What follows belongs to an exercise in optimizing a design on an open flow for a short achievable clock period and few clock cycles; a production flow would make more cautious choices. In this exercise RTL edits were held to simulation tests only and were not proved equivalent to the original.

## flow/config.mk

```make
export PLATFORM = sky130hd
export DESIGN_NAME = dynaQ_demon_toplevel
export DESIGN_NICKNAME = dynaQ_demon_toplevel
export VERILOG_FILES = /design/flow/design.v
export SDC_FILE = /design/flow/constraint.sdc
export NUM_CORES = 4
export LEC_CHECK = 0
export CAP_MARGIN = 20
export CORE_MARGIN = 2
export CORE_UTILIZATION = 40
export SLEW_MARGIN = 20
```

## flow/constraint.sdc

```tcl
create_clock -name core_clock -period 6.5 [get_ports {clk}]
set_input_delay 1.3000 -clock core_clock [delete_from_list [all_inputs] [get_ports {clk}]]
set_output_delay 1.3000 -clock core_clock [all_outputs]
set_load 0.01 [all_outputs]
```

## flow/design.v

```verilog
module register_reset 
#(
 parameter           DATA_LENGTH = 32,
 parameter           RESET_VALUE = {DATA_LENGTH{1'b0}}
)
( 
 input  wire                          clk,
 input  wire                          enable,
 input  wire                          reset,
 input  wire    [DATA_LENGTH - 1 : 0] w_data,
 output reg     [DATA_LENGTH - 1 : 0] r_data
);
always @ (posedge clk or negedge reset)
 if (!reset) r_data <= RESET_VALUE;
 else        r_data <= (enable) ? w_data : r_data;
endmodule 
module mux_2to1
#(
 parameter DATA_LENGTH = 32
)
(
 input  wire [DATA_LENGTH - 1 : 0] in_0,
 input  wire [DATA_LENGTH - 1 : 0] in_1,
 input  wire                       select,
 output wire [DATA_LENGTH - 1 : 0] out
 );
 assign out = (select) ? in_1 : in_0;
endmodule 
module current_location
#(
 parameter DATA_LENGTH = 6
)
(
 input  wire                       clk,
 input  wire                       reset,
 input  wire                       enable,
 input  wire [DATA_LENGTH - 1 : 0] start_location,
 input  wire [DATA_LENGTH - 1 : 0] next_location,
 input  wire                       select,
 output wire [DATA_LENGTH - 1 : 0] out_data
);
 wire        [DATA_LENGTH - 1 : 0] w_data;
 mux_2to1 #(
  .DATA_LENGTH                     (DATA_LENGTH)
 )
 first_operand_mux(
  .in_0                            (start_location),
  .in_1                            (next_location),
  .select                          (select),
  .out                             (w_data)
 );
 register_reset                    #(
 .DATA_LENGTH                     (DATA_LENGTH)
 )
 register(
  .clk                            (clk),
  .enable                         (enable),
  .reset                          (reset),
  .w_data                         (w_data),
  .r_data                         (out_data)
 );
endmodule 
module random_generator 
#(
 parameter         DATA_LENGTH            = 32
)
(
 input  wire [DATA_LENGTH - 1 : 0]         a,
 input  wire [DATA_LENGTH - 1 : 0]         pre_s,
 input  wire [DATA_LENGTH - 1 : 0]         m,
 input  wire [DATA_LENGTH - 1 : 0]         c,
 output wire [DATA_LENGTH - 1 : 0]         s
);
wire         [DATA_LENGTH - 1 : 0]         temp_s;
assign                                     s      = {pre_s[DATA_LENGTH - 2 : 0], !(^pre_s[DATA_LENGTH - 1 : DATA_LENGTH/2])};   
endmodule 
module random_calculation 
#(
 parameter         EPSILON_LENGTH             = 17,
 parameter         ACTION_LENGTH              = 12
)
(
 input  wire [EPSILON_LENGTH - 1 : 0]         pre_epsilon,
 input  wire [EPSILON_LENGTH - 1 : 0]         epsilon_data,
 input  wire [ACTION_LENGTH  - 1 : 0]         pre_random_action_decision,
 input  wire [1                  : 0]         action_of_max,
 output wire [1                  : 0]         action,
 output wire [1                  : 0]         random_action,
 output wire [ACTION_LENGTH  - 1 : 0]         random_action_decision,
 output wire [EPSILON_LENGTH - 1 : 0]         random_epsilon
);
 wire                                         lt;
random_generator 
#(
 .DATA_LENGTH                              (ACTION_LENGTH)
)random_generator_action(
 .a                                        (12'd2519),
 .pre_s                                    (pre_random_action_decision),
 .m                                        (12'd4000),
 .c                                        (12'd1529),
 .s                                        (random_action_decision)
);
random_generator 
#(
 .DATA_LENGTH                              (EPSILON_LENGTH)
)random_generator_epsilon(
 .a                                        (pre_epsilon ^ 7'd85),
 .pre_s                                    (pre_epsilon),
 .m                                        (7'd127),
 .c                                        (7'd29),
 .s                                        (random_epsilon)
);
assign random_action   = (random_action_decision <= 12'd1000) ? 2'd0 :
                         (random_action_decision <= 12'd2000) ? 2'd1 :
                         (random_action_decision <= 12'd3000) ? 2'd2 :
                         (random_action_decision <= 12'd4000) ? 2'd3 : 2'd0;
assign action          = (random_epsilon < epsilon_data) ? random_action[1:0] : action_of_max;
endmodule 
module max
#(
 parameter    DATA_LENGTH      = 32,
 parameter    KQFACTOR_LENGTH  = 16
)
(
 input  wire signed [DATA_LENGTH - 1 : 0] qvalue_0,
 input  wire signed [DATA_LENGTH - 1 : 0] qvalue_1,
 input  wire signed [DATA_LENGTH - 1 : 0] qvalue_2,
 input  wire signed [DATA_LENGTH - 1 : 0] qvalue_3,
 output reg   [DATA_LENGTH - 1 : 0] value,
 output wire  [1               : 0] arg
);
 wire        [3               : 0] max;
 assign                            max[0]       = (qvalue_0 >= qvalue_1) 
                                                & (qvalue_0 >= qvalue_2) 
                                                & (qvalue_0 >= qvalue_3);           
 assign                            max[1]       = (qvalue_1 >= qvalue_2)
                                                & (qvalue_1 >= qvalue_3)
                                                & (qvalue_1 >= qvalue_0) & !max[0]; 
 assign                            max[2]       = (qvalue_2 >= qvalue_3)
                                                & (qvalue_2 >= qvalue_0)
                                                & (qvalue_2 >= qvalue_1) & !max[1]; 
 assign                            max[3]       = (qvalue_3 >= qvalue_0)
                                                & (qvalue_3 >= qvalue_1)
                                                & (qvalue_3 >= qvalue_2) & !max[2]; 
 assign                            arg[0]       = max[1] | max[3];
 assign                            arg[1]       = max[2] | max[3];                      
 always @ (*)
  case (arg)
   2'b00 : value = qvalue_0;
	2'b01 : value = qvalue_1;
	2'b10 : value = qvalue_2;
	2'b11 : value = qvalue_3;
  endcase
endmodule 
module multiplication 
#(
 parameter    DATA_LENGTH = 32,
 parameter    K_QFACTOR   = 16
)
(
 input  wire [DATA_LENGTH - 1 : 0] operand_1,
 input  wire [DATA_LENGTH - 1 : 0] operand_2,
 output wire [DATA_LENGTH - 1 : 0] result
);
 wire        [DATA_LENGTH*2 - 1 : 0] temp_result;
assign                                  result   = operand_1 >> 1'b1; 
endmodule
module adder_subtractor
#(
 parameter    DATA_LENGTH = 32,
 parameter    K_QFACTOR   = 16
)
(
 input  wire [DATA_LENGTH - 1 : 0] operand_1,
 input  wire [DATA_LENGTH - 1 : 0] operand_2,
 output wire                       overflow,
 output wire [DATA_LENGTH - 1 : 0] result
);
 assign {overflow,result} = (operand_1 == 16'hfffe) ? operand_1 : operand_1 + operand_2;
endmodule 
module is_equal_1023
#(
 parameter    REWARD_LENGTH = 10,
 parameter    STEP_LENGTH   = 5
)
(
 input  wire [REWARD_LENGTH - 1 : 0] reward,
 input  wire [STEP_LENGTH   - 1 : 0] step_count,
 input  wire                         select,
 output wire                         equal_signal
);
 wire                              reward_equal; 
 wire                              step_count_equal;
 assign                            reward_equal     = &reward;
 assign                            step_count_equal = (step_count == {{(STEP_LENGTH - 5){1'b0}}, 5'd25}); 
 assign                            equal_signal     = (select) ? step_count_equal : reward_equal;
endmodule 
module history_table_v2
#(
 parameter         LOCATION_LENGTH        = 8,
 parameter         STEP_LENGTH            = 5,
 parameter         REGISTER_LENGTH        = 25,
 parameter         REWARD_LENGTH          = 11
)
(
 input  wire                                  clk,
 input  wire                                  reset,
 input  wire                                  w_en,
 input  wire                                  w_en_2,
 input  wire        [LOCATION_LENGTH - 1 : 0] current_location,
 input  wire        [LOCATION_LENGTH - 1 : 0] n_location,
 input  wire        [LOCATION_LENGTH - 1 : 0] next_location,
 input  wire        [REWARD_LENGTH   - 1 : 0] reward,
 input  wire        [1                   : 0] action,
 output wire        [1                   : 0] remember_action,
 output wire        [LOCATION_LENGTH - 1 : 0] remember_location,
 output wire        [LOCATION_LENGTH - 1 : 0] remember_n_location,
 output wire        [REWARD_LENGTH   - 1 : 0] remember_reward
);
wire true_w_en;
assign true_w_en = (current_location  == n_location);
 register_reset #(
  .DATA_LENGTH                             (LOCATION_LENGTH)
 )
 location_register
 (
  .clk                                     (clk              ),
  .reset                                   (reset            ),
  .enable                                  (w_en & !true_w_en),
  .w_data                                  (current_location ),
  .r_data                                  (remember_location)
 );
  register_reset #(
  .DATA_LENGTH                             (2)
 )
 action_register
 (
  .clk                                     (clk            ),
  .reset                                   (reset          ),
  .enable                                  (w_en & !true_w_en),
  .w_data                                  (action         ),
  .r_data                                  (remember_action)
 );
 register_reset #(
  .DATA_LENGTH                             (LOCATION_LENGTH)
 )
 nlocation_register
 (
  .clk                                     (clk            ),
  .reset                                   (reset          ),
  .enable                                  (w_en_2),
  .w_data                                  (next_location),
  .r_data                                  (remember_n_location               )
 );
  register_reset #(
  .DATA_LENGTH                             (REWARD_LENGTH)
 )
 reward_register
 (
  .clk                                     (clk            ),
  .reset                                   (reset          ),
  .enable                                  (w_en_2),
  .w_data                                  (reward),
  .r_data                                  (remember_reward               )
 );
endmodule  
module dynaQ_training_datapath
#(
 parameter         LOCATION_LENGTH      = 6,
 parameter         REWARD_LENGTH        = 11,
 parameter         STEP_LENGTH          = 10,
 parameter         KQFACTOR_LENGTH      = 16,
 parameter         EPSILON_LENGTH       = 17,
 parameter         ACTION_DE_LENGTH     = 12,
 parameter         DATA_LENGTH          = 64
)
(
 input  wire                              clk,
 input  wire                              reset,
 input  wire                              w_history_table_enable,
 input  wire                              w_history_table_enable_2,
 input  wire                              update_episode_enable,
 input  wire                              w_g_register_enable,
 input  wire                              w_max_register_enable,
 input  wire                              w_reward_register_enable,
 input  wire                              w_qvalue_enable,
 input  wire                              w_step_count_enable,
 input  wire                              w_action_register_enable,
 input  wire                              w_curent_location_enable,
 input  wire                              w_next_location_enable,
 input  wire                              w_temp_next_location_enable,
 input  wire                              w_epsilon_register_enable,
 input  wire                              w_epsilon_threshhold_enable,
 input  wire                              remember_mode,
 input  wire                              naddr_enviroment_register_en,
 input  wire                              w_curent_location_select,
 input  wire                              w_g_register_select,
 input  wire                              w_step_count_select,
 input  wire                              equal_select,
 input  wire [LOCATION_LENGTH - 1 : 0]    start_location,
 input  wire [LOCATION_LENGTH - 1 : 0]    next_location,
 input  wire [DATA_LENGTH     - 1 : 0]    read_qvalue_0,
 input  wire [DATA_LENGTH     - 1 : 0]    read_qvalue_1,
 input  wire [DATA_LENGTH     - 1 : 0]    read_qvalue_2,
 input  wire [DATA_LENGTH     - 1 : 0]    read_qvalue_3,
 input  wire [REWARD_LENGTH   - 1 : 0]    reward,
 output wire [LOCATION_LENGTH - 1 : 0]    o_current_location,
 output wire [LOCATION_LENGTH - 1 : 0]    o_next_location,
 output wire [STEP_LENGTH     - 1 : 0]    step_count_data,
 output wire [DATA_LENGTH     - 1 : 0]    w_qtable_data,
 output wire [1                   : 0]    o_action,             
 output reg                               completed,
 output wire                              remember_en,
 output wire                              done
);
wire        [DATA_LENGTH      - 1 : 0]   multiplication_result;
wire        [DATA_LENGTH      - 1 : 0]   add_sub_result;
wire        [DATA_LENGTH      - 1 : 0]   max_result;
wire        [1                    : 0]   action_result;
wire        [1                    : 0]   action_of_max;
wire        [ACTION_DE_LENGTH - 1 : 0]   random_action_decision;
wire        [DATA_LENGTH      - 1 : 0]   a_data;
wire        [DATA_LENGTH      - 1 : 0]   b_data;
wire        [DATA_LENGTH      - 1 : 0]   g_data;
wire        [DATA_LENGTH      - 1 : 0]   max_data;
wire        [REWARD_LENGTH    - 1 : 0]   reward_data;
wire        [REWARD_LENGTH    - 1 : 0]   true_reward_data;
wire        [DATA_LENGTH      - 1 : 0]   qvalue_action_data;
wire        [DATA_LENGTH      - 1 : 0]   total_reward_data;
wire        [DATA_LENGTH      - 1 : 0]   qvalue_data_0;
wire        [DATA_LENGTH      - 1 : 0]   qvalue_data_1;
wire        [DATA_LENGTH      - 1 : 0]   qvalue_data_2;
wire        [DATA_LENGTH      - 1 : 0]   qvalue_data_3;
wire        [EPSILON_LENGTH   - 1 : 0]   random_epsilon;
wire        [EPSILON_LENGTH   - 1 : 0]   pre_epsilon;
wire        [EPSILON_LENGTH   - 1 : 0]   epsilon_data;
wire        [ACTION_DE_LENGTH - 1 : 0]   pre_random_action_decision;
wire        [DATA_LENGTH      - 1 : 0]   alpha_data;
wire        [DATA_LENGTH      - 1 : 0]   gamma_data;
wire                                     overflow;
wire        [STEP_LENGTH      - 1 : 0]   random_step;
wire        [LOCATION_LENGTH  - 1 : 0]   temp_next_location_data;
wire        [LOCATION_LENGTH - 1 : 0]    current_location;
wire        [LOCATION_LENGTH - 1 : 0]    next_location_data;
wire        [1                   : 0]    action;
wire        [1                    : 0]   read_h_action;
wire        [LOCATION_LENGTH  - 1 : 0]   read_h_location;
wire        [LOCATION_LENGTH  - 1 : 0]   read_h_nlocation;
wire        [REWARD_LENGTH    - 1 : 0]   read_h_reward;
wire        [1                    : 0]   remember_action;
wire        [LOCATION_LENGTH  - 1 : 0]   remember_location;
wire        [1                    : 0]   random_action;
assign                                   w_qtable_data        =  g_data;
always @ (posedge clk or negedge reset)
 if (!reset)                       completed <= 1'b0;
 else if (!(|epsilon_data) & done & update_episode_enable) completed <= 1'b1;
assign o_next_location     = (remember_mode) ? read_h_nlocation : next_location_data;
assign o_current_location  = (remember_mode) ? read_h_location  : current_location;
assign o_action            = (remember_mode) ? read_h_action    : action;
assign true_reward_data    = (remember_mode) ? read_h_reward    : reward_data;
assign remember_en         = max_data > 0;
history_table_v2 #(
 .LOCATION_LENGTH                         (LOCATION_LENGTH  ),
 .STEP_LENGTH                             (STEP_LENGTH      ),
 .REWARD_LENGTH                           (REWARD_LENGTH    )
)history_table (
 .clk                                     (clk              ),
 .reset                                   (reset            ),
 .w_en                                    (w_history_table_enable),
 .w_en_2                                  (w_history_table_enable_2),
 .n_location                              (next_location_data),
 .current_location                        ((!update_episode_enable) ? current_location : {LOCATION_LENGTH{1'b0}}),
 .action                                  ((!update_episode_enable) ? action : 2'b0),
 .next_location                           ((!update_episode_enable) ? next_location : {LOCATION_LENGTH{1'b0}}),
 .reward                                  (reward),
 .remember_action                         (read_h_action    ),
 .remember_location                       (read_h_location  ),
 .remember_n_location                     (read_h_nlocation),
 .remember_reward                         (read_h_reward)
);
register_reset #(
 .DATA_LENGTH                             (DATA_LENGTH)
)
max_register  
(
 .clk                                     (clk),
 .reset                                   (reset),
 .enable                                  (w_max_register_enable),
 .w_data                                  (max_result),
 .r_data                                  (max_data)
);
current_location #(
 .DATA_LENGTH                             (DATA_LENGTH)
)
g_register  
(
 .clk                                     (clk),
 .reset                                   (reset),
 .enable                                  (w_g_register_enable),
 .start_location                          (multiplication_result),
 .next_location                           (add_sub_result),
 .select                                  (w_g_register_select),
 .out_data                                (g_data)
);
register_reset #(
 .DATA_LENGTH                             (REWARD_LENGTH)
)
reward_register  
(
 .clk                                     (clk),
 .reset                                   (reset),
 .enable                                  (w_reward_register_enable),
 .w_data                                  (reward),
 .r_data                                  (reward_data)
);
current_location #(
 .DATA_LENGTH                             (STEP_LENGTH)
)
step_count_register  
(
 .clk                                     (clk),
 .reset                                   (reset),
 .enable                                  (w_step_count_enable),
 .start_location                          ({STEP_LENGTH{1'b0}}),
 .next_location                           (step_count_data + {{(STEP_LENGTH - 1){1'b0}}, 1'b1}),
 .select                                  (w_step_count_select),
 .out_data                                (step_count_data)
);
register_reset #(
 .DATA_LENGTH                             (DATA_LENGTH)
)
qvalue_register [3 : 0]   
(
 .clk                                     (clk),
 .reset                                   (reset),
 .enable                                  (w_qvalue_enable),
 .w_data                                  ({read_qvalue_3, read_qvalue_2, read_qvalue_1, read_qvalue_0}),
 .r_data                                  ({qvalue_data_3, qvalue_data_2, qvalue_data_1, qvalue_data_0})
);
register_reset #(
 .DATA_LENGTH                             (EPSILON_LENGTH)
)
random_epsilon_register  
(
 .clk                                     (clk),
 .reset                                   (reset),
 .enable                                  (w_epsilon_register_enable),
 .w_data                                  (random_epsilon),
 .r_data                                  (pre_epsilon)
);
register_reset #(
 .DATA_LENGTH                             (EPSILON_LENGTH),
 .RESET_VALUE                             (7'd120)
)
epsilon_register  
(
 .clk                                     (clk),
 .reset                                   (reset),
 .enable                                  ((&reward_data[REWARD_LENGTH - 2 : 0]) & w_epsilon_threshhold_enable),
 .w_data                                  (epsilon_data - 7'd10),
 .r_data                                  (epsilon_data)
);
register_reset #(
 .DATA_LENGTH                             (2)
)
action_register  
(
 .clk                                     (clk),
 .reset                                   (reset),
 .enable                                  (w_action_register_enable),
 .w_data                                  (action_result[1:0]),
 .r_data                                  (action)
);
register_reset #(
 .DATA_LENGTH                             (ACTION_DE_LENGTH)
)
action_deicion_register  
(
 .clk                                     (clk),
 .reset                                   (reset),
 .enable                                  (w_epsilon_register_enable),
 .w_data                                  (random_action_decision),
 .r_data                                  (pre_random_action_decision)
);
current_location #(
 .DATA_LENGTH                             (LOCATION_LENGTH)
)
current_location_register  
(
 .clk                                     (clk),
 .reset                                   (reset),
 .enable                                  (w_curent_location_enable),
 .start_location                          (start_location),
 .next_location                           (next_location_data),
 .select                                  (w_curent_location_select),
 .out_data                                (current_location)
);
current_location #(
 .DATA_LENGTH                             (LOCATION_LENGTH)
)
next_location_register  
(
 .clk                                     (clk),
 .reset                                   (reset),
 .enable                                  (w_next_location_enable),
 .start_location                          (start_location),
 .next_location                           (next_location),
 .select                                  (w_curent_location_select),
 .out_data                                (next_location_data)
);
current_location #(
 .DATA_LENGTH                             (LOCATION_LENGTH)
)
temp_next_location_register  
(
 .clk                                     (clk),
 .reset                                   (reset),
 .enable                                  (w_temp_next_location_enable),
 .start_location                          (start_location),
 .next_location                           (next_location_data),
 .select                                  (w_curent_location_select),
 .out_data                                (temp_next_location_data)
);
multiplication #(
 .DATA_LENGTH                            (DATA_LENGTH),
 .K_QFACTOR                              (KQFACTOR_LENGTH)
)
multiplication (
 .operand_1                              (max_data),
 .operand_2                              (),
 .result                                 (multiplication_result)
);
adder_subtractor #(
 .DATA_LENGTH                            (DATA_LENGTH),
 .K_QFACTOR                              (KQFACTOR_LENGTH)
)
adder_subtractor (
 .operand_1                              ({{(DATA_LENGTH - REWARD_LENGTH){true_reward_data[REWARD_LENGTH - 1]}},true_reward_data}),
 .operand_2                              (g_data),
 .overflow                               (overflow),
 .result                                 (add_sub_result)
);
max
#(
 .DATA_LENGTH                             (DATA_LENGTH),
 .KQFACTOR_LENGTH                         (KQFACTOR_LENGTH)
)
max
(
 .qvalue_0                               (qvalue_data_0),
 .qvalue_1                               (qvalue_data_1),
 .qvalue_2                               (qvalue_data_2),
 .qvalue_3                               (qvalue_data_3),
 .value                                  (max_result),
 .arg                                    (action_of_max)
);
is_equal_1023
#(
 .REWARD_LENGTH                          (REWARD_LENGTH),
 .STEP_LENGTH                            (STEP_LENGTH)
)
equal_1023
(
 .reward                                 ({1'b1, reward_data[REWARD_LENGTH - 2 : 0]}),
 .step_count                             (step_count_data + {{(STEP_LENGTH - 1){1'b0}}, 1'b1}),
 .select                                 (equal_select),
 .equal_signal                           (done)
);
random_calculation                      #(
.EPSILON_LENGTH                          (EPSILON_LENGTH)
)
random_calculation(
 .action_of_max                         (action_of_max),
 .epsilon_data                          (epsilon_data),
 .pre_random_action_decision            (pre_random_action_decision),
 .pre_epsilon                           (pre_epsilon),
 .action                                (action_result),
 .random_action                         (random_action),
 .random_action_decision                (random_action_decision),
 .random_epsilon                        (random_epsilon)
);
endmodule 
module dynaQ_training_controller_v2
#(
 parameter         STATE_LENGTH         = 5,
 parameter         NUMBER_OF_STATES     = 20,
 parameter         INITIAL_STATE        = 5'b00000,
 parameter         STATE_1              = 5'b00001,
 parameter         STATE_2              = 5'b00010,
 parameter         STATE_3              = 5'b00011,
 parameter         STATE_4              = 5'b00100,
 parameter         STATE_5              = 5'b00101,
 parameter         STATE_6              = 5'b00110,
 parameter         STATE_7              = 5'b00111,
 parameter         STATE_8              = 5'b01000,
 parameter         STATE_9              = 5'b01001,
 parameter         STATE_10             = 5'b01010,
 parameter         STATE_11             = 5'b01011,
 parameter         STATE_12             = 5'b01100,
 parameter         STATE_13             = 5'b01101,
 parameter         STATE_14             = 5'b01110,
 parameter         STATE_15             = 5'b01111,
 parameter         STATE_16             = 5'b10000,
 parameter         STATE_17             = 5'b10001,
 parameter         STATE_18             = 5'b10010,
 parameter         DECISION             = 5'b10011
 )
(
 input  wire                              clk,
 input  wire                              reset,
 input  wire                              start,
 input  wire                              next,
 input  wire                              completed,
 input  wire                              done,
 input  wire                              remember_done,
 input  wire                              tx_done,
 input  wire                              remember_en,
 output wire                              w_history_table_enable,
 output wire                              w_history_table_enable_2,
 output wire                              update_episode_enable,
 output wire                              w_g_register_enable,
 output wire                              w_max_register_enable,
 output wire                              w_reward_register_enable,
 output wire                              w_qvalue_enable,
 output wire                              w_step_count_enable,
 output wire                              w_action_register_enable,
 output wire                              w_curent_location_enable,
 output wire                              w_next_location_enable,
 output wire                              w_temp_next_location_enable,
 output wire                              w_epsilon_register_enable,
 output wire                              w_epsilon_threshhold_enable,
 output wire                              remember_mode,
 output wire                              naddr_enviroment_register_en,
 output reg                               w_curent_location_select,
 output reg                               w_g_register_select,
 output reg                               w_step_count_select,
 output reg                               equal_select,
 output wire                              w_qtable_en,
 output wire                              tx_dv,
 output wire                              tx_sel,
 output wire [7                   : 0]    tx_data,
 output reg  [STATE_LENGTH - 1    : 0]    current_state
);
 reg         [STATE_LENGTH - 1    : 0]    next_state;
 reg                                      count_en;
 wire                                     done_signal;
 wire        [NUMBER_OF_STATES - 1: 0]    state_value;
 assign                                   state_value[0]  = !current_state[4] & !current_state[3] & !current_state[2] & !current_state[1] & !current_state[0];
 assign                                   state_value[1]  = !current_state[4] & !current_state[3] & !current_state[2] & !current_state[1] &  current_state[0];
 assign                                   state_value[2]  = !current_state[4] & !current_state[3] & !current_state[2] &  current_state[1] & !current_state[0];
 assign                                   state_value[3]  = !current_state[4] & !current_state[3] & !current_state[2] &  current_state[1] &  current_state[0];
 assign                                   state_value[4]  = !current_state[4] & !current_state[3] &  current_state[2] & !current_state[1] & !current_state[0];
 assign                                   state_value[5]  = !current_state[4] & !current_state[3] &  current_state[2] & !current_state[1] &  current_state[0];
 assign                                   state_value[6]  = !current_state[4] & !current_state[3] &  current_state[2] &  current_state[1] & !current_state[0];
 assign                                   state_value[7]  = !current_state[4] & !current_state[3] &  current_state[2] &  current_state[1] &  current_state[0];
 assign                                   state_value[8]  = !current_state[4] &  current_state[3] & !current_state[2] & !current_state[1] & !current_state[0];
 assign                                   state_value[9]  = !current_state[4] &  current_state[3] & !current_state[2] & !current_state[1] &  current_state[0];
 assign                                   state_value[10] = !current_state[4] &  current_state[3] & !current_state[2] &  current_state[1] & !current_state[0];
 assign                                   state_value[11] = !current_state[4] &  current_state[3] & !current_state[2] &  current_state[1] &  current_state[0];
 assign                                   state_value[12] = !current_state[4] &  current_state[3] &  current_state[2] & !current_state[1] & !current_state[0];
 assign                                   state_value[13] = !current_state[4] &  current_state[3] &  current_state[2] & !current_state[1] &  current_state[0];
 assign                                   state_value[14] = !current_state[4] &  current_state[3] &  current_state[2] &  current_state[1] & !current_state[0];
 assign                                   state_value[15] = !current_state[4] &  current_state[3] &  current_state[2] &  current_state[1] &  current_state[0];
 assign                                   state_value[16] =  current_state[4] & !current_state[3] & !current_state[2] & !current_state[1] & !current_state[0];
 assign                                   state_value[17] =  current_state[4] & !current_state[3] & !current_state[2] & !current_state[1] &  current_state[0];
 assign                                   state_value[18] =  current_state[4] & !current_state[3] & !current_state[2] &  current_state[1] & !current_state[0];
 assign                                   state_value[19] =  current_state[4] & !current_state[3] & !current_state[2] &  current_state[1] &  current_state[0];
current_location #(
 .DATA_LENGTH                             (1)
)
done_signal_register  
(
 .clk                                     (clk),
 .reset                                   (reset),
 .enable                                  (state_value[15] | state_value[4]),
 .start_location                          (1'b0),
 .next_location                           (done),
 .select                                  (state_value[4]),
 .out_data                                (done_signal)
);
 always @ (posedge clk or negedge reset)
  if (!reset) count_en <= 1'b0;
  else if(state_value[19] & completed)        count_en <= 1'b1;
 always @ (posedge clk or negedge reset)
  if (!reset) current_state <= DECISION;
  else        current_state <= next_state;
 always @ (*)
  case (current_state)
  DECISION     : next_state <= (!completed) ? ((start) ? INITIAL_STATE : DECISION) : ((!next) ? INITIAL_STATE : DECISION);
  INITIAL_STATE: next_state <= STATE_1;
	STATE_1      : next_state <= (!completed) ? STATE_2 : (next) ? STATE_2 : STATE_1;
	STATE_2      : next_state <= (done) ? INITIAL_STATE : STATE_3;
	STATE_3      : next_state <= STATE_4;
	STATE_4      : next_state <= (!completed) ? STATE_5 : STATE_16;	
	STATE_5      : next_state <= STATE_6;
	STATE_6      : next_state <= STATE_7;
	STATE_7      : next_state <= (remember_en | done)  ? STATE_8 : STATE_15;  
	STATE_15     : next_state <= (!done_signal) ? STATE_1 : INITIAL_STATE;
	STATE_8      : next_state <= STATE_9;  
	STATE_9      : next_state <= STATE_10;
	STATE_10     : next_state <= STATE_11;
	STATE_11     : next_state <= STATE_12;
	STATE_12     : next_state <= STATE_13;
	STATE_13     : next_state <= STATE_14;
	STATE_14     : next_state <= (!done_signal) ? STATE_1 : (completed) ? DECISION : INITIAL_STATE;  
	STATE_16     : next_state <= (tx_done) ? STATE_17 : STATE_16;
	STATE_17     : next_state <= (tx_done) ? STATE_18 : STATE_17;
	STATE_18     : next_state <= (!tx_done)? STATE_18 : (done_signal) ? DECISION : STATE_1;
	default      : next_state <= INITIAL_STATE;
  endcase
 assign                                     update_episode_enable          = state_value[0];
 assign                                     w_g_register_enable            = state_value[6] | state_value[7] | state_value[12] | state_value[13];
 assign                                     w_reward_register_enable       = state_value[3];
 assign                                     w_next_location_enable         = state_value[0] | state_value[3];
 assign                                     w_max_register_enable          = state_value[5] | state_value[11];
 assign                                     w_qvalue_enable                = state_value[1] | state_value[4] | state_value[10];
 assign                                     w_step_count_enable            = (state_value[0] | state_value[2]) & !count_en; 
 assign                                     w_action_register_enable       = state_value[2];
 assign                                     w_curent_location_enable       = state_value[0] | state_value[8] | state_value[15] | (state_value[1] & completed);
 assign                                     w_temp_next_location_enable    = (state_value[4] & completed) | state_value[7] | state_value[0];
 assign                                     w_qtable_en                    = state_value[8] | state_value[14]  | state_value[15];
 assign                                     w_epsilon_register_enable      = state_value[2];
 assign                                     w_epsilon_threshhold_enable    = state_value[4] & !completed;
 assign                                     w_history_table_enable         = state_value[14]| state_value[15]| state_value[0];
 assign                                     w_history_table_enable_2       = state_value[9] | state_value[0];
 assign                                     remember_mode                  = state_value[9] | state_value[10]| state_value[13] | state_value[14];
 assign                                     naddr_enviroment_register_en   = state_value[3];
 assign                                     tx_dv                          = state_value[16]| state_value[17]|state_value[18];
 assign                                     tx_sel                         = state_value[17]|state_value[18];
 assign                                     tx_data                        = (state_value[17]) ? 8'hD : 8'hA; 
 always @ (current_state)
  case (current_state)
   INITIAL_STATE:   begin
	 w_step_count_select            <= 1'b0;
    w_curent_location_select       <= 1'b0;
    equal_select                   <= 1'b0;
	 w_g_register_select            <= 1'b0;
   end
	STATE_1      :    begin
    w_curent_location_select       <= 1'b1;
	 w_step_count_select            <= 1'bx;
    equal_select                   <= 1'b1;
	 w_g_register_select            <= 1'b0;
   end
	STATE_2      :    begin
    w_curent_location_select       <= 1'b1;
	 w_step_count_select            <= 1'b1;
    equal_select                   <= 1'b1;
	 w_g_register_select            <= 1'b0;
   end
	STATE_3      :    begin
    w_curent_location_select       <= 1'b1;
	 w_step_count_select            <= 1'bx;
    equal_select                   <= 1'b0;
	 w_g_register_select            <= 1'b0;
   end
	STATE_4      :    begin
    w_curent_location_select       <= 1'b1;
	 w_step_count_select            <= 1'bx;
    equal_select                   <= 1'b0;
	 w_g_register_select            <= 1'b0;
   end
	STATE_5      :    begin
    w_curent_location_select       <= 1'bx;
	 w_step_count_select            <= 1'bx;
    equal_select                   <= 1'b1;
	 w_g_register_select            <= 1'b0;
   end
	STATE_6      :    begin
    w_curent_location_select       <= 1'bx;
	 w_step_count_select            <= 1'bx;
    equal_select                   <= 1'b1;
	 w_g_register_select            <= 1'b0;
   end
	STATE_7      :    begin
    w_curent_location_select       <= 1'b1;
	 w_step_count_select            <= 1'bx;
    equal_select                   <= 1'b0;
	 w_g_register_select            <= 1'b1;
   end
  STATE_8      :    begin
    w_curent_location_select       <= 1'b1;
	  w_step_count_select           <= 1'bx;
    equal_select                   <= 1'b1;
	 w_g_register_select            <= 1'b0;
   end
  STATE_9      :    begin
    w_curent_location_select       <= 1'b1;
	 w_step_count_select            <= 1'bx;
    equal_select                   <= 1'b1;
	 w_g_register_select            <= 1'b0;
   end
	STATE_12    :    begin
    w_curent_location_select       <= 1'bx;
	 w_step_count_select            <= 1'bx;
    equal_select                   <= 1'b1;
	 w_g_register_select            <= 1'b0;
   end
	STATE_13     :    begin
    w_curent_location_select       <= 1'b1;
	 w_step_count_select            <= 1'bx;
    equal_select                   <= 1'b1;
	 w_g_register_select            <= 1'b1;
   end
	STATE_14     :    begin
    w_curent_location_select       <= 1'b1;
	 w_step_count_select            <= 1'bx;
    equal_select                   <= 1'b0;
	 w_g_register_select            <= 1'b1;
   end
	default : begin
    w_curent_location_select       <= 1'b1;
	 w_step_count_select            <= 1'b1;
    equal_select                   <= 1'b1;
	 w_g_register_select            <= 1'b0;
	end
  endcase
 endmodule 
module dynaQ_training 
#(
 parameter         LOCATION_LENGTH        = 6,
 parameter         STEP_LENGTH            = 10,
 parameter         REWARD_LENGTH          = 11,
 parameter         KQFACTOR_LENGTH        = 16,
 parameter         EPSILON_LENGTH         = 17,
 parameter         DATA_LENGTH            = 64
)
(
 input  wire                              clk,
 input  wire                              reset,
 input  wire                              start,
 input  wire                              next,
 input  wire [LOCATION_LENGTH - 1 : 0]    start_location,
 input  wire [LOCATION_LENGTH - 1 : 0]    next_location,
 input  wire [DATA_LENGTH     - 1 : 0]    read_qvalue_0,
 input  wire [DATA_LENGTH     - 1 : 0]    read_qvalue_1,
 input  wire [DATA_LENGTH     - 1 : 0]    read_qvalue_2,
 input  wire [DATA_LENGTH     - 1 : 0]    read_qvalue_3,
 input  wire                              tx_done,
 input  wire [REWARD_LENGTH   - 1 : 0]    reward,
 output wire                              tx_dv,
 output wire [4                   : 0]    current_state,
 output wire [LOCATION_LENGTH - 1 : 0]    current_location,
 output wire [STEP_LENGTH     - 1 : 0]    step_count_data,
 output wire                              completed,
 output wire [7                   : 0]    o_next_location_data,
 output wire [DATA_LENGTH     - 1 : 0]    w_qtable_data,
 output wire                              w_qtable_en,
 output wire [1                   : 0]    action               
);
 wire                                     w_history_table_enable;
 wire                                     w_history_table_enable_2;
 wire                                     update_episode_enable;
 wire                                     w_g_register_enable;
 wire                                     w_max_register_enable;
 wire                                     w_reward_register_enable;
 wire                                     w_qvalue_enable;
 wire                                     w_step_count_enable;
 wire                                     w_action_register_enable;
 wire                                     w_curent_location_enable;
 wire                                     w_next_location_enable;
 wire                                     w_temp_next_location_enable;
 wire                                     w_epsilon_register_enable;
 wire                                     w_epsilon_threshhold_enable;
 wire                                     remember_mode;
 wire                                     naddr_enviroment_register_en;
 wire                                     tx_sel;
 wire [7                   : 0]           tx_data;
 wire [LOCATION_LENGTH - 1 : 0]           next_location_data;
 wire                                     w_curent_location_select;
 wire                                     w_g_register_select;
 wire                                     w_step_count_select;
 wire                                     equal_select;
 wire                                     remember_done;
 wire                                     remember_en;
 wire                                     meet_demon;
 wire                                     done;
 assign                                   o_next_location_data = (tx_sel) ? tx_data: {3'd0,next_location_data} + 8'd48;
dynaQ_training_controller_v2               training_controller (
 .clk                                     (clk),
 .reset                                   (reset),
 .tx_done                                 (tx_done),
 .start                                   (start),
 .next                                    (next),
 .completed                               (completed),
 .done                                    (done),
 .remember_done                           (remember_done),
 .remember_en                             (remember_en),
 .w_history_table_enable                  (w_history_table_enable),
 .w_history_table_enable_2                (w_history_table_enable_2),
 .update_episode_enable                   (update_episode_enable),
 .w_g_register_enable                     (w_g_register_enable),
 .w_max_register_enable                   (w_max_register_enable),
 .w_reward_register_enable                (w_reward_register_enable),
 .w_qvalue_enable                         (w_qvalue_enable),
 .w_step_count_enable                     (w_step_count_enable),
 .w_action_register_enable                (w_action_register_enable),
 .w_curent_location_enable                (w_curent_location_enable),
 .w_next_location_enable                  (w_next_location_enable),
 .w_temp_next_location_enable             (w_temp_next_location_enable),
 .w_epsilon_register_enable               (w_epsilon_register_enable),
 .w_epsilon_threshhold_enable             (w_epsilon_threshhold_enable),
 .remember_mode                           (remember_mode),
 .naddr_enviroment_register_en            (naddr_enviroment_register_en),
 .w_g_register_select                     (w_g_register_select),
 .w_curent_location_select                (w_curent_location_select),
 .w_step_count_select                     (w_step_count_select),
 .equal_select                            (equal_select),
 .current_state                           (current_state),
 .tx_dv                                   (tx_dv),
 .tx_sel                                  (tx_sel),
 .tx_data                                 (tx_data),
 .w_qtable_en                             (w_qtable_en)
);
dynaQ_training_datapath                      
#(
.LOCATION_LENGTH                          (LOCATION_LENGTH),
.STEP_LENGTH                              (STEP_LENGTH),
.EPSILON_LENGTH                           (EPSILON_LENGTH),
.REWARD_LENGTH                            (REWARD_LENGTH),
.DATA_LENGTH                              (DATA_LENGTH)
)training_datapath
(
 .clk                                     (clk),
 .reset                                   (reset),
 .w_history_table_enable                  (w_history_table_enable),
 .w_history_table_enable_2                (w_history_table_enable_2),
 .update_episode_enable                   (update_episode_enable),
 .w_g_register_enable                     (w_g_register_enable),
 .w_max_register_enable                   (w_max_register_enable),
 .w_reward_register_enable                (w_reward_register_enable),
 .w_qvalue_enable                         (w_qvalue_enable),
 .w_step_count_enable                     (w_step_count_enable),
 .w_action_register_enable                (w_action_register_enable),
 .w_curent_location_enable                (w_curent_location_enable),
 .w_next_location_enable                  (w_next_location_enable),
 .w_temp_next_location_enable             (w_temp_next_location_enable),
 .w_epsilon_register_enable               (w_epsilon_register_enable),
 .w_epsilon_threshhold_enable             (w_epsilon_threshhold_enable),
 .remember_mode                           (remember_mode),
 .naddr_enviroment_register_en            (naddr_enviroment_register_en),
 .w_g_register_select                     (w_g_register_select),
 .w_curent_location_select                (w_curent_location_select),
 .w_step_count_select                     (w_step_count_select),
 .equal_select                            (equal_select),
 .start_location                          (start_location),
 .next_location                           (next_location),
 .read_qvalue_0                           (read_qvalue_0),
 .read_qvalue_1                           (read_qvalue_1),
 .read_qvalue_2                           (read_qvalue_2),
 .read_qvalue_3                           (read_qvalue_3),
 .reward                                  (reward),
 .o_current_location                      (current_location),
 .step_count_data                         (step_count_data),
 .o_next_location                         (next_location_data),
 .w_qtable_data                           (w_qtable_data),
 .o_action                                (action),              
 .completed                               (completed),
 .remember_en                             (remember_en),
 .done                                    (done)
);
endmodule 
module q_block
#(
 parameter         DATA_LENGTH            = 32,
 parameter         KQFACTOR_LENGTH        = 16
)
(
 input  wire                                 clk,
 input  wire                                 reset,
 input  wire                                 w_en,
 input  wire [3                   : 0]       action_decode,
 input  wire [DATA_LENGTH     - 1 : 0]       w_data,
 output wire [DATA_LENGTH*4   - 1 : 0]       r_data
);
 reg         [DATA_LENGTH     - 1 : 0]       register    [3 : 0];
 assign                                      r_data = {register[3], register[2], register[1], register[0]};   
 always @ (posedge clk or negedge reset)
  if (!reset) begin
    register[0] <= {DATA_LENGTH{1'b0}};
	 register[1] <= {DATA_LENGTH{1'b0}};
	 register[2] <= {DATA_LENGTH{1'b0}};
	 register[3] <= {DATA_LENGTH{1'b0}};
   end
  else begin
    if (w_en & action_decode[0]) register[0] <= w_data;
	 if (w_en & action_decode[1]) register[1] <= w_data;
	 if (w_en & action_decode[2]) register[2] <= w_data;
	 if (w_en & action_decode[3]) register[3] <= w_data;
  end
endmodule 
module q_table 
#(
 parameter         DATA_LENGTH            = 32,
 parameter         WRITE_LENGTH           = 25,
 parameter         ACCESS_LENGTH          = 8,
 parameter         WRITE_FILE             = "q_table_data.txt"
)
(
 input  wire                                 clk,
 input  wire                                 reset,
 input  wire                                 w_en,
 input  wire [DATA_LENGTH   - 1 : 0]         w_data,
 input  wire [1                 : 0]         action,
 input  wire [ACCESS_LENGTH - 1 : 0]         w_address,  
 input  wire [ACCESS_LENGTH - 1 : 0]         r_address,
 output wire [DATA_LENGTH*4   - 1 : 0]       r_data
);
 wire        [WRITE_LENGTH  - 1 : 0]         waddr_decode_value;
 wire        [3                 : 0]         action_decode_value;
 wire        [3                 : 0]         write_select [WRITE_LENGTH - 1 : 0];
 wire        [ACCESS_LENGTH - 1 : 0]         r_addr;
 wire        [DATA_LENGTH*4 - 1 : 0]         r_q_block    [WRITE_LENGTH - 1 : 0];
 assign                                      r_data = r_q_block[r_address];
 assign                                      waddr_decode_value  = 1'b1 << w_address;
 assign                                      action_decode_value = w_en << action;
 q_block #(
  .DATA_LENGTH                               (DATA_LENGTH)
 )
 q_block [WRITE_LENGTH - 1 : 0](
  .clk                                       (clk),
  .reset                                     (reset),
  .w_en                                      (waddr_decode_value),
  .action_decode                             (action_decode_value),
  .w_data                                    (w_data),
  .r_data                                    ({
  r_q_block[24],
  r_q_block[23],
  r_q_block[22],
  r_q_block[21],
  r_q_block[20],
  r_q_block[19],
  r_q_block[18],
  r_q_block[17],
  r_q_block[16],
  r_q_block[15],
  r_q_block[14],
  r_q_block[13],
  r_q_block[12],
  r_q_block[11],
  r_q_block[10],
  r_q_block[9],
  r_q_block[8],
  r_q_block[7],
  r_q_block[6],
  r_q_block[5],
  r_q_block[4],
  r_q_block[3],
  r_q_block[2],
  r_q_block[1],
  r_q_block[0]
  })
 );
endmodule 
module enviroment_map 
#(
 parameter         LOCATION_LENGTH        = 6,
 parameter         MAP_SIZE               = 25
)
(
input  wire                              clk,
input  wire                              reset,
input  wire [LOCATION_LENGTH - 1 : 0]    w_address,
input  wire [1                   : 0]    w_data, 
input  wire [2*MAP_SIZE      - 1 : 0]    map_data,
input  wire [LOCATION_LENGTH - 1 : 0]    r_address_left,
input  wire [LOCATION_LENGTH - 1 : 0]    r_address_right,
input  wire [LOCATION_LENGTH - 1 : 0]    r_address_up,
input  wire [LOCATION_LENGTH - 1 : 0]    r_address_down,
output wire [1                   : 0]    r_data_left,
output wire [1                   : 0]    r_data_right,
output wire [1                   : 0]    r_data_up,
output wire [1                   : 0]    r_data_down
);
wire        [1                   : 0]    map [MAP_SIZE - 1 : 0];
genvar                                   i;
generate
 for (i = 0; i < MAP_SIZE; i = i + 1) begin : map_cells
  assign                                 map[i] = map_data[2*i +: 2];
 end
endgenerate
assign                                   r_data_left    = map[r_address_left];
assign                                   r_data_right   = map[r_address_right];
assign                                   r_data_up      = map[r_address_up];
assign                                   r_data_down    = map[r_address_down];
endmodule 
module enviroment_5x5
#(
 parameter         LOCATION_LENGTH        = 32,
 parameter         REWARD_LENGTH          = 11,
 parameter         DEMON_VALUE            = 50,
 parameter         MAP_SIZE               = 25
)
(
input  wire                              clk,
input  wire                              reset,
input  wire [LOCATION_LENGTH - 1 : 0]    current_location,
input  wire [1                   : 0]    action,              
input  wire [LOCATION_LENGTH - 1 : 0]    w_address,
input  wire [1                   : 0]    w_data,
input  wire [2*MAP_SIZE      - 1 : 0]    map_data,
output reg  [REWARD_LENGTH   - 1 : 0]    reward,
output reg  [LOCATION_LENGTH - 1 : 0]    next_location
);
wire        [LOCATION_LENGTH - 1 : 0]    temp_next_location_up;
wire        [LOCATION_LENGTH - 1 : 0]    temp_next_location_down;
wire        [LOCATION_LENGTH - 1 : 0]    temp_next_location_left;
wire        [LOCATION_LENGTH - 1 : 0]    temp_next_location_right;
assign                                   temp_next_location_up    = current_location - 5'd5;
assign                                   temp_next_location_down  = current_location + 5'd5;
assign                                   temp_next_location_left  = current_location - {{(LOCATION_LENGTH - 1){1'b0}}, 1'd1};
assign                                   temp_next_location_right = current_location + {{(LOCATION_LENGTH - 1){1'b0}}, 1'd1};
wire        [1                   : 0]    rmap_left;
wire        [1                   : 0]    rmap_right;
wire        [1                   : 0]    rmap_up;
wire        [1                   : 0]    rmap_down;
enviroment_map #(
 .LOCATION_LENGTH                        (LOCATION_LENGTH),
 .MAP_SIZE                               (MAP_SIZE)
)enviroment_map(
 .clk                                    (clk),
 .reset                                  (reset),
 .w_address                              (w_address),
 .w_data                                 (w_data), 
 .map_data                               (map_data),
 .r_address_left                         (temp_next_location_left),
 .r_address_right                        (temp_next_location_right),
 .r_address_up                           (temp_next_location_up),
 .r_address_down                         (temp_next_location_down),
 .r_data_left                             (rmap_left),
 .r_data_right                            (rmap_right),
 .r_data_up                               (rmap_up),
 .r_data_down                             (rmap_down)
);
always @ (*)
 case (action)
  2'b00:
	if (
	 (current_location ==  5'd0) |
	 (current_location ==  5'd5) |
	 (current_location ==  5'd10) |
	 (current_location ==  5'd15) |
	 (current_location ==  5'd20) 
	) begin
	 reward         = -2'd2;    
	 next_location  = current_location;
	end else begin
	 case (rmap_left)
	  2'b00: begin  
	   reward = 2'd0;
	   next_location = temp_next_location_left;
	  end
	  2'b01: begin  
	   reward = 2'd0;
	   next_location = current_location;
     end
     2'b10: begin  
      reward         = -2'd2;
      next_location = current_location;
     end
     2'b11:begin  
      reward = {1'b0, {(REWARD_LENGTH - 1){1'b1}}};
      next_location = temp_next_location_left;
     end
   endcase
  end
  2'b01:  
   if (current_location < 5'd5) begin
	 reward         = -2'd2;    
	 next_location = current_location;
	end else begin
	 case (rmap_up)
	  2'b00: begin  
	   reward = 2'd0;
	   next_location = temp_next_location_up;
	  end
	  2'b01: begin  
	   reward = 2'd0;
	   next_location = current_location;
     end
     2'b10: begin  
      reward         = -2'd2;
      next_location = current_location;
     end
     2'b11:begin  
      reward = {1'b0, {(REWARD_LENGTH - 1){1'b1}}};
      next_location = temp_next_location_up;
     end
   endcase
  end
  2'b10:
  if (
	 (current_location ==  5'd4) |
	 (current_location ==  5'd9) |
	 (current_location ==  5'd14) |
	 (current_location ==  5'd19) |
	 (current_location ==  5'd24) 
	) begin
	 reward         = -2'd2;    
	 next_location = current_location;
	end else begin
	 case (rmap_right)
	  2'b00: begin  
	   reward = 2'd0;
	   next_location = temp_next_location_right;
	  end
	  2'b01: begin  
	   reward = 2'd0;
	   next_location = current_location;
     end
     2'b10: begin  
      reward         = -2'd2;
      next_location = current_location;
     end
     2'b11:begin  
      reward = {1'b0, {(REWARD_LENGTH - 1){1'b1}}};
      next_location = temp_next_location_right;
     end
   endcase
  end
  2'b11: 
  if (temp_next_location_down > 5'd24) begin
	 reward         = -2'd2;    
	 next_location = current_location;
  end else begin
	 case (rmap_down)
	  2'b00: begin  
	   reward = 2'd0;
	   next_location = temp_next_location_down;
	  end
	  2'b01: begin  
	   reward = 2'd0;
	   next_location = current_location;
     end
     2'b10: begin  
      reward         = -2'd2;
      next_location = current_location;
     end
     2'b11:begin  
      reward = {1'b0, {(REWARD_LENGTH - 1){1'b1}}};
      next_location = temp_next_location_down;
     end
   endcase
  end
  default: begin
	   reward = 2'd0;
		next_location = current_location;
  end
 endcase
endmodule 
module dynaQ_demon_toplevel
#(
 parameter         LOCATION_LENGTH        = 5,
 parameter         STEP_LENGTH            = 5,
 parameter         EPSILON_LENGTH         = 7,
 parameter         DATA_LENGTH            = 16,
 parameter         REWARD_LENGTH          = 2,
 parameter         MAP_SIZE               = 25
)
(
 input  wire                              clk,
 input  wire                              reset,
 input  wire                              start,
 input  wire                              next,
 input  wire                              tx_done,
 input  wire [LOCATION_LENGTH - 1 : 0]    start_location,
 input  wire [2*MAP_SIZE      - 1 : 0]    map_data,
 output wire                              tx_dv,
 output wire                              completed,
 output wire [STEP_LENGTH     - 1 : 0]    step_count_data,
 output wire [1                   : 0]    show_action,
 output wire [7                   : 0]    o_current_location
 );
 wire        [DATA_LENGTH     - 1 : 0]    read_qvalue_0;
 wire        [DATA_LENGTH     - 1 : 0]    read_qvalue_1;
 wire        [DATA_LENGTH     - 1 : 0]    read_qvalue_2;
 wire        [DATA_LENGTH     - 1 : 0]    read_qvalue_3;
 wire        [LOCATION_LENGTH - 1 : 0]    next_location;
 wire        [7                   : 0]    next_location_data;
 wire        [7                   : 0]    read_qtable_addr;
 wire        [DATA_LENGTH     - 1 : 0]    w_qtable_data;
 wire                                     w_qtable_en;
 wire        [REWARD_LENGTH   - 1 : 0]    reward;
 wire        [1                   : 0]    action;
 wire        [LOCATION_LENGTH - 1 : 0]    current_location;
 wire        [STEP_LENGTH     - 1 : 0]    t_step_count_data;
 wire        [4                   : 0]    current_state;
 assign                                   show_action        = action & {2{completed}};
 assign                                   o_current_location = next_location_data;
 assign                                   step_count_data    = t_step_count_data;
 assign                                   read_qtable_addr   = next_location_data - 8'd48;
enviroment_5x5
#(
 .LOCATION_LENGTH                         (LOCATION_LENGTH),
 .REWARD_LENGTH                           (REWARD_LENGTH),
 .MAP_SIZE                                (MAP_SIZE)
)enviroment(
 .clk                                     (clk),
 .reset                                   (reset),
 .current_location                        (current_location),
 .action                                  (action),              
 .w_address                               ({LOCATION_LENGTH{1'b0}}),
 .w_data                                  (2'b00),
 .map_data                                (map_data),
 .reward                                  (reward),
 .next_location                           (next_location)
);
dynaQ_training 
#(
.LOCATION_LENGTH                          (LOCATION_LENGTH),
.DATA_LENGTH                              (DATA_LENGTH),
.EPSILON_LENGTH                           (EPSILON_LENGTH),
.STEP_LENGTH                              (STEP_LENGTH),
.REWARD_LENGTH                            (DATA_LENGTH)
)training(
 .clk                                     (clk),
 .reset                                   (reset),
 .start                                   (start),
 .next                                    (next),
 .start_location                          (start_location),
 .next_location                           (next_location),
 .read_qvalue_0                           (read_qvalue_0),
 .read_qvalue_1                           (read_qvalue_1),
 .read_qvalue_2                           (read_qvalue_2),
 .read_qvalue_3                           (read_qvalue_3),
 .reward                                  ({reward[REWARD_LENGTH - 1], {(DATA_LENGTH - REWARD_LENGTH){reward[1] ^ reward[0]}}, reward[0]}),
 .tx_done                                 (tx_done),
 .tx_dv                                   (tx_dv),
 .current_state                           (current_state),
 .current_location                        (current_location),
 .step_count_data                         (t_step_count_data),
 .o_next_location_data                    (next_location_data),
 .w_qtable_data                           (w_qtable_data),
 .w_qtable_en                             (w_qtable_en),
 .completed                               (completed),
 .action                                  (action)
);
q_table
#(
.ACCESS_LENGTH                            (LOCATION_LENGTH),
.DATA_LENGTH                              (DATA_LENGTH)
)q_table(
 .clk                                     (clk),
 .reset                                   (reset),
 .w_en                                    (w_qtable_en),
 .w_data                                  (w_qtable_data),
 .action                                  (action),
 .w_address                               (current_location),  
 .r_address                               (read_qtable_addr[LOCATION_LENGTH - 1 : 0]),
 .r_data                                  ({read_qvalue_3, read_qvalue_2, read_qvalue_1, read_qvalue_0})
);
endmodule 
```

## flow/run.sh

```bash
#!/bin/bash
# synth_recipe.tcl (not shown) runs the flow's synth.tcl, then flattens the netlist and writes it again
# the make line also repeats each setting of config.mk as NAME=value (left out here)
make -C /OpenROAD-flow-scripts/flow DESIGN_CONFIG=/design/flow/config.mk WORK_HOME=/design/flow/orfs CLKGATE_MAP_FILE= SYNTH_SCRIPT=/design/flow/synth_recipe.tcl finish
```

Figure 1. Hierarchy map of the flops.
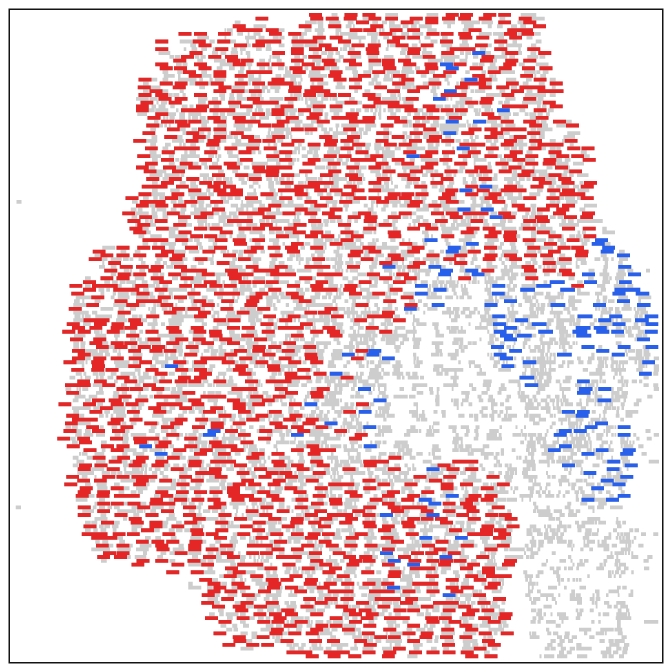
| colour | scope | flops |
|---|---|---|
| blue | `training` | 164 |
| red | `q_table` | 1600 |

Figure 2. Nets reached from selected ports.
The bar under the picture is 100 um long.
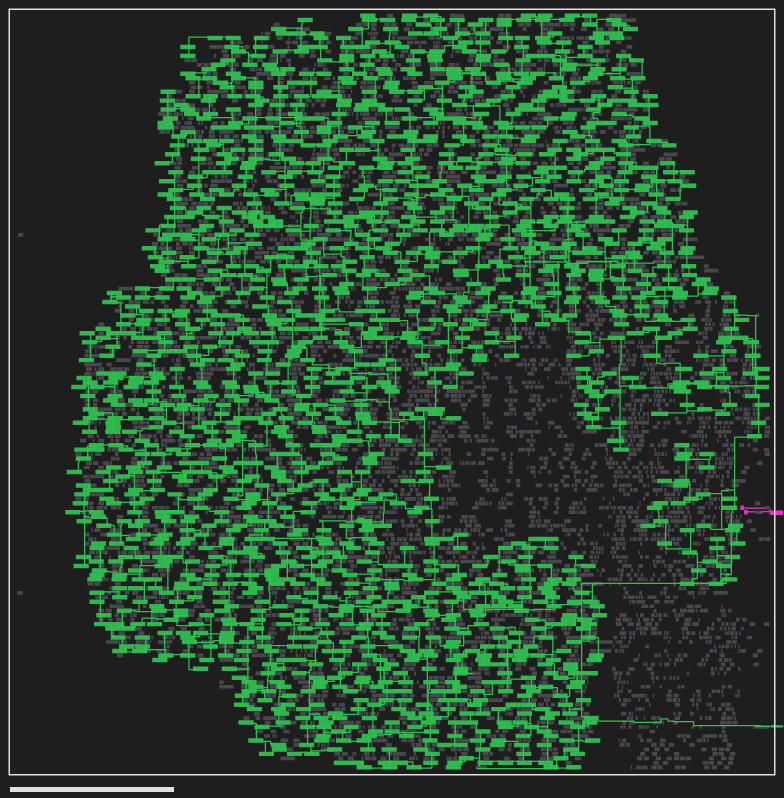
| colour | port | direction | edge | end cells | wire |
|---|---|---|---|---|---|
| green | `reset` | input | right | 1764 | 14500 um |
| magenta | `show_action` | output | right | 2 | 31.3 um |

Figure 3. Met4 routing.
The bar under the picture is 100 um long.
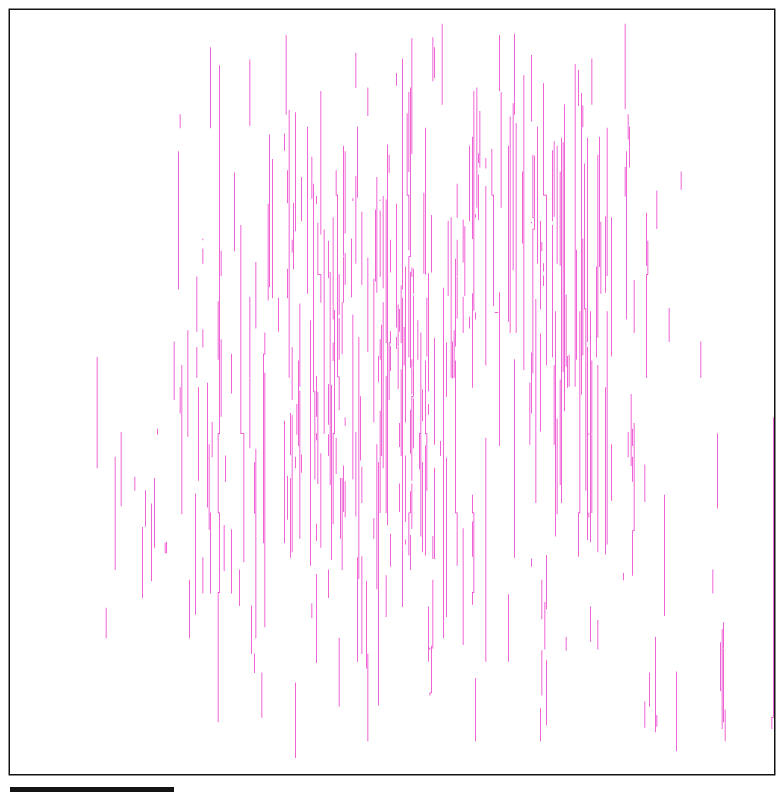
nets with wire on the layer: 209
wire length on this layer: 19500 um

==> flow_metrics.py <==
metrics = {
    "final_layout": {
        "layout_common_cells": "dfrtp_1 (1741), mux2_2 (1559), nand2_1 (499), a22oi_1 (299), buf_4 (289)",
        "nMultiInputCombCells": 4552,
        "regMostFlops": "q_table.q_block.register",
        "clkbuf_count": 279,
        "largest_class": "flip-flops and latches",
        "fin_nets": 7202,
    },
    "worst_setup_path": {
        "startpoint": "training.training_controller.current_state[0]$_DFF_PN1_",
        "max_stage_delay_ns": 0.72,
        "crit_chain": "xor2_2, nand2_1, buf_4, nand2_1, nand2_1, ha_1, inv_1, nor3_1, ha_1, buf_4, o21ai_0, o31a_1, a31oi_1, a211oi_2, mux2_2, ha_1, or3_1, or3_1, nand2_1, mux2_2, nor3b_1, a22o_1",
        "path_common_cell": "nand2_1",
        "critPathKind": "register to register",
    },
    "placed_design": {
        "place_inst": 9627,
        "placed_area_sq_mm": 0.0896,
        "io_buffers": 75,
        "gp_congestion": 0.957,
    },
    "route": {
        "postRouteAntennaNets": 0,
        "via_per_inst": 6.45,
        "drt-met1-wl_mm": 137,
    },
    "yosys": {
        "synth.mux.area_fraction_pct": 21.9,
        "ys_seq_area_share_pct": 52.1,
        "synth_compound_gate_area_share_pct": 12.6,
        "syn-num-nets": 7231,
        "yosysMostFrequentCell": "dfrtp_1",
        "synthSimpleGateAreaFrac_pct": 7.16,
        "ys_types": 103,
    },
    "outcome": {
        "outcome": "complete, no violations",
    },
    "clocking": {
        "clk-insertion-delay-late_ns": 0.89,
        "htreeDepth": 4,
    },
    "power_and_ir_drop": {
        "p_clk_share_pct": 24.5,
        "seq_power_share_pct": 31.0,
        "p_seq_mw": 14.3,
        "swShare_pct": 46.5,
    },
    "sta": {
        "tightest_slew_ns": 1.30,
        "finalCritPeriodShare_pct": 92.6,
        "fmax_mhz": 166,
        "setup-violations-final": 0,
    },
    "floorplan": {
        "core_sq_mm": 0.211,
    },
}
Testbench counts, summed over its fixed seeds: cycles 284,548.

[separate check: timing with driven ports]
In the flow no input, the clock included, has a driving cell. The finished layout below was timed again as built, in two steps. Step 1: set_driving_cell puts a clkbuf_16 on clk and a buf_2 on each other input, an assumption about the parent block. Step 2 adds t to the input delays and takes it off the output delays; t is the mean of the earliest and latest rising clock arrival at the registers after step 1. Input paths then give back, and output paths get back, about the clock's delay inside the block. Slacks: ideal ports / drivers / drivers and shift; pairs: ideal ports / drivers.
shift t [ns]: 0.957
setup slack, ns: 0.479 / 0.479 / 0.479
latest minus earliest clock arrival (ns): 0.054 / 0.054
slew at the worst register clock pin (ns): 0.07 / 0.07
pins driven straight from the clock port: 1
After both steps setup and hold are still met in this run. The setup slack of this run moves by 0.000 ns with the drivers and by 0.000 ns with both steps.
